This is an optimization exercise on Yosys and OpenROAD, whose aim is small area, a short achievable clock period and few clock cycles per item, not a production implementation. The RTL was checked by simulation tests, not by an equivalence proof against the original design.

==> design/flow/run.sh <==
#!/bin/bash
# synth_recipe.tcl (not shown) runs the flow's synth.tcl, then flattens the netlist and writes it again
# the make line also repeats each setting of config.mk as NAME=value (left out here)
make -C /OpenROAD-flow-scripts/flow DESIGN_CONFIG=/design/flow/config.mk WORK_HOME=/design/flow/orfs CLKGATE_MAP_FILE= SYNTH_SCRIPT=/design/flow/synth_recipe.tcl finish
==> design/flow/config.mk <==
export PLATFORM = sky130hd
export DESIGN_NAME = dut
export DESIGN_NICKNAME = dut
export VERILOG_FILES = /design/flow/design.v
export SDC_FILE = /design/flow/constraint.sdc
export NUM_CORES = 4
export LEC_CHECK = 0
export CAP_MARGIN = 20
export CORE_MARGIN = 2
export CORE_UTILIZATION = 40
export SLEW_MARGIN = 20
==> design/flow/constraint.sdc <==
create_clock -name core_clock -period 9.5 [get_ports {clk}]
set_input_delay 1.9000 -clock core_clock [delete_from_list [all_inputs] [get_ports {clk}]]
set_output_delay 1.9000 -clock core_clock [all_outputs]
set_load 0.01 [all_outputs]
==> design/flow/design.v <==
module dut #(
    parameter N = 9
)(
    input           clk,
    input           rst,
    input           in_valid,
    input [7 :  0]  in,
    output reg      in_ready,
    output          out_ready,
    output[7 :  0]  out
);
function    [15 :0] swapper ;
    input   [7:0] a ;
    input   [7:0] b ;
    begin
        if (a>b)
            swapper={a,b};
        else
            swapper={b,a};
    end
endfunction
localparam IDLE=4'd0;
localparam INPUT_DATA=4'd1;
localparam CALC=4'd2;
genvar g;
reg     [2  :0] state;
reg     [2  :0] state_nxt;
reg     [7  :0] data[0:8];
reg     [7  :0] data_nxt_sel_0[0:8];
reg     [7  :0] data_nxt_swp_0[0:8];
reg     [7  :0] data_nxt_sel_1[0:8];
reg     [7  :0] data_nxt_swp_1[0:8];
reg     [7  :0] data_nxt_sel_2[0:8];
reg     [7  :0] data_nxt_swp_2[0:8];
reg     [7  :0] data_nxt[0:8];
reg     [3  :0] cnt_input;
reg     [3  :0] cnt_calc;
wire    [7  :0] probe_0;
wire    [7  :0] probe_1;
wire    [7  :0] probe_2;
wire    [7  :0] probe_3;
wire    [7  :0] probe_4;
wire    [7  :0] probe_5;
wire    [7  :0] probe_6;
wire    [7  :0] probe_7;
wire    [7  :0] probe_8;
assign probe_0 = data[0];
assign probe_1 = data[1];
assign probe_2 = data[2];
assign probe_3 = data[3];
assign probe_4 = data[4];
assign probe_5 = data[5];
assign probe_6 = data[6];
assign probe_7 = data[7];
assign probe_8 = data[8];
always@(*)begin
    state_nxt=state;
    if(state==IDLE)begin
        if(in_ready)
            state_nxt=INPUT_DATA;
    end
    else if(state==INPUT_DATA)begin
        if(cnt_input==9)
            state_nxt=CALC;
    end
    else if(state==CALC)begin
        if (out_ready)begin
            state_nxt=IDLE;
        end
    end 
end
always@(posedge clk or negedge rst)begin
    if(!rst)
        state<=IDLE;
    else
        state<=state_nxt;
end
always @(posedge clk or negedge rst) begin
    if(!rst)
        in_ready<=0;
    else begin
        if (state==IDLE)
            in_ready<=1;
        else if(in_valid)
            in_ready<=0;
    end
end
always @(posedge clk or negedge rst) begin
    if(!rst)
        cnt_input<=0;
    else begin
        if (in_valid)
            cnt_input<=cnt_input+1;
        else if(cnt_input==9)
            cnt_input<=0;
    end
end
always @(posedge clk or negedge rst) begin
    if(!rst)
        cnt_calc<=0;
    else begin
        if (state==CALC)
            cnt_calc<=cnt_calc+1;
        else if(cnt_calc>=3)
            cnt_calc<=0;
    end
end
generate
for(g=0;g<9;g=g+1)begin: data_sel_0
    always@(*)begin
        data_nxt_sel_0[g]=  (state!=CALC)   ?0:
                            (cnt_calc==0)   ?data[g]:
                            data[8-g];
    end
end
endgenerate
generate
for(g=0;g<4;g=g+1)begin: data_swp_0
    always@(*)begin
        {data_nxt_swp_0[2*g+1],data_nxt_swp_0[2*g]}=    swapper(data_nxt_sel_0[2*g+1],data_nxt_sel_0[2*g]);
    end
end
always@(*)begin
    data_nxt_swp_0[8]= data_nxt_sel_0[8];
end
endgenerate
generate
always@(*)begin
    data_nxt_sel_1[8]=  data_nxt_swp_0[8];
end
for(g=0;g<4;g=g+1)begin: data_sel_1
    always@(*)begin
        data_nxt_sel_1[2*g+0]=  (cnt_calc[0])? data_nxt_swp_0[2*g+1] : data_nxt_swp_0[2*g+0];
        data_nxt_sel_1[2*g+1]=  (cnt_calc[0])? data_nxt_swp_0[2*g+0] : data_nxt_swp_0[2*g+1];
    end
end
endgenerate
generate
for(g=0;g<4;g=g+1)begin: data_swp_1
    always@(*)begin
        {data_nxt_swp_1[2*g+2],data_nxt_swp_1[2*g+1]}=    swapper(data_nxt_sel_1[2*g+2],data_nxt_sel_1[2*g+1]);
    end
end
always@(*)begin
    data_nxt_swp_1[0]= data_nxt_sel_1[0];
end
endgenerate
generate
always@(*)begin
    data_nxt_sel_2[0]=  data_nxt_swp_1[0];
end
for(g=0;g<4;g=g+1)begin: data_sel_2
    always@(*)begin
        data_nxt_sel_2[2*g+1]=  (cnt_calc[0])? data_nxt_swp_1[2*g+2] : data_nxt_swp_1[2*g+1];
        data_nxt_sel_2[2*g+2]=  (cnt_calc[0])? data_nxt_swp_1[2*g+1] : data_nxt_swp_1[2*g+2];
    end
end
endgenerate
generate
for(g=0;g<4;g=g+1)begin: data_swp_2
    always@(*)begin
        {data_nxt_swp_2[2*g+1],data_nxt_swp_2[2*g]}=    swapper(data_nxt_sel_2[2*g+1],data_nxt_sel_2[2*g]);
    end
end
always@(*)begin
    data_nxt_swp_2[8]= data_nxt_sel_2[8];
end
endgenerate
generate
always@(*)begin
    data_nxt[8]=  data_nxt_swp_2[8];
end
for(g=0;g<4;g=g+1)begin: data_sel_3
    always@(*)begin
        data_nxt[2*g+0]=  (cnt_calc[0])? data_nxt_swp_2[2*g+1] : data_nxt_swp_2[2*g+0];
        data_nxt[2*g+1]=  (cnt_calc[0])? data_nxt_swp_2[2*g+0] : data_nxt_swp_2[2*g+1];
    end
end
endgenerate
generate
for(g=0;g<8;g=g+1)begin: data_reg
    always@(posedge clk or negedge rst)begin
        if(!rst)
            data[g]<=0;
        else begin
            if (in_valid)
                data[g]<=data[g+1];
            else if(state==CALC)
                data[g]<=data_nxt[g];
        end
    end
end
always@(posedge clk or negedge rst)begin
    if(!rst)
        data[8]<=0;
    else begin
        if (in_valid)
            data[8]<=in;
        else if(state==CALC)
            data[8]<=data_nxt[8];
    end
end
endgenerate
assign out_ready=(cnt_calc==3);
assign out=data[4];
endmodule
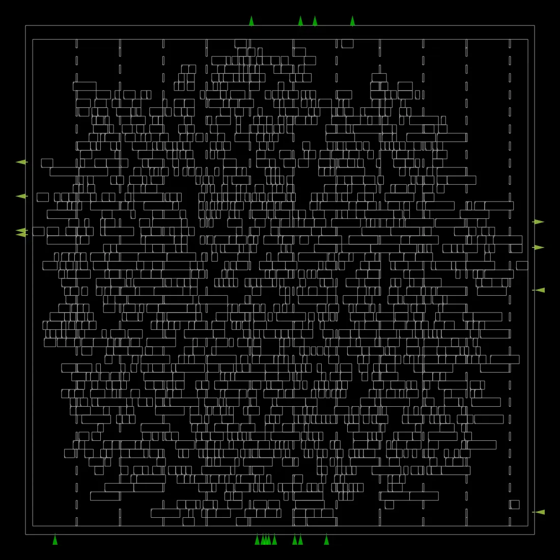
Figure 1: placed standard cells.
Final Non-Filler Cells: 1649
Seq/total area: 0.192
n_taps: 324
# rows: 57
Core Util, Final: 0.443

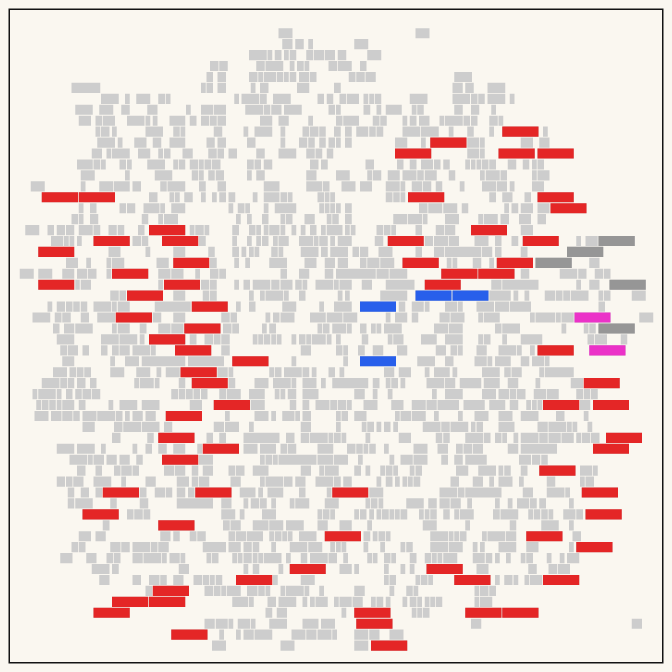
Figure 2: where the registers sit.
Other sequential cells in the stronger grey, the rest of the logic in the fainter grey.
[state] magenta | sequential cells: 2
[cnt_calc] blue | sequential cells: 4 | where: middle
[data] red | sequential cells: 72 | where: widely spread

==> run notes <==
outcome - no timing/DRC/antenna violations
clock tree buffer depth - 2
Vias - 10100
Initial Util - 0.409
share of layout cells above drive strength 1 - 0.0815
die area - 26300 sq um
Period minus WS final - 8830 ps
Antenna Nets Post-Route - 0
TritonRoute pass-1 iters - 6
num ports - 21
CP Class - reg -> reg
Post-DP Area - 10500 sq um
slowest CP cell - a221oi_1
Most used DFF post-synth - dfrtp_1
Die Ht - 162 microns
Total Wirelength - 35.1 mm
reg-to-reg endpoint - data[5][5]
TritonCTS clock tree - built
Nets - 1423
Worst Hold Depth - 1
origin of the worst setup path - cnt_calc[1]
synth top area cells - dfrtp_1 21%, ha_1 12%, a21oi_1 7.5%
largest net degree at the start of global routing - 87
Post-Syn Area - 10000 sq um
top-count cell post-synth - nand2_1
reg-to-reg setup timing slack - 670 ps
vias in the first global route - 9471
Req. time, crit path - 9760 ps
WHS - 523 ps
Post-CTS Hold Buffers - 0
area fraction in compound gates after synthesis - 0.281
final worst-path cycle share - 0.930
number of synthesized flops with an enable pin - 0
hold path startpoint - cnt_input[2]
Setup TNS - 0 ps
clock latency on the worst-skew pair - 360 ps
worst reg-to-reg path cell count - 35
Synth Net Count - 1448
number of distinct library cells after synthesis - 79
Wirelength per Cell - 21.3 microns
Die Wd - 162 microns
worst stage delay on the critical path - 880 ps
final hold vios - 0
fin area - 10800 sq um
delay-heaviest family, CP - compound AO/OA/AOI/OAI gates
GP Congestion - 0.990
Largest register FFs - 72
drt drc - 0
post-synthesis xor/xnor area fraction - 0.0183
FF-to-FF Start - cnt_calc[1]
Synth Area in Simple Gates - 0.204
Sink Count - 83
Testbench counts, summed over its fixed seeds: cycles 25,600, batches 1,600.
routing by layer:
layer / part of all wire / GRT usage / vias up / routed length, microns
li1: - / - / 4838 / -
met2: 0.44 / 0.408 / 423 / 15400
met4: 0.021 / 0.0760 / 0 / 739
met3: 0.096 / 0.0526 / 43 / 3360
met1: 0.45 / 0.381 / 4816 / 15600
met5: 0 / 0 / - / 0
layout make-up:
cell class              count  area (sq um)
multi-input cells        1075          7230
repair buffers             46           417
flip-flops and latches     83          2080
clock buffers               9           225
well taps                 324           405
fillers                  2482         13600
inverters                 105           394
clock inverters             7          82.6
through the flow:
stage	worst slack (ps)	util	std cells
after floorplan	550	-	1345
after detailed placement	743	0.428	1629
after global routing	102	0.443	1649
after global placement	818	0.428	1629
final	668	0.443	1649
after CTS	710	0.440	1645
logic make-up (layout without fill, tap and decap cells):
logic type,after synthesis,after routing
simple gates,435,435
compound gates,434,434
buf+inv,187,167
fa+ha+maj,94,94
mux,92,92
flops,83,83
xor+xnor,20,20
repair_timing:
action,CTS,global route
endpoints found under the setup margin,0,17
resized for setup,0,2
buffers inserted,0,3
endpoints found under the hold margin,0,0

[port drivers added, routing unchanged]
The flow's constraints put no driver on any port. The routed layout listed below was extracted and timed again, unchanged, in two steps. Step 1 (the two cells are an assumption about what drives the block):
set clk [get_ports {clk}]
set_driving_cell -lib_cell sky130_fd_sc_hd__clkbuf_16 $clk
set_driving_cell -lib_cell sky130_fd_sc_hd__buf_2 [delete_from_list [all_inputs] $clk]
Step 2 times the ports against the registers' clock, not the clock port: input delays grow and output delays shrink by t, the midpoint of the rising clock arrivals with the driver on. Slacks: no drivers / after step 1 / after step 2; pairs: no drivers / after step 1.
t (ns): 0.398
slack for setup (ns): 0.668 / 0.668 / 0.668
worst setup path after step 2: register to register
worst register clock-pin slew, ns: 0.07 / 0.07
worst slew at a driven data input, ns: 0.04
After both steps setup and hold are still met in this run. For this run, drivers alone change the setup slack by 0.000 ns; drivers and shift together by 0.000 ns.
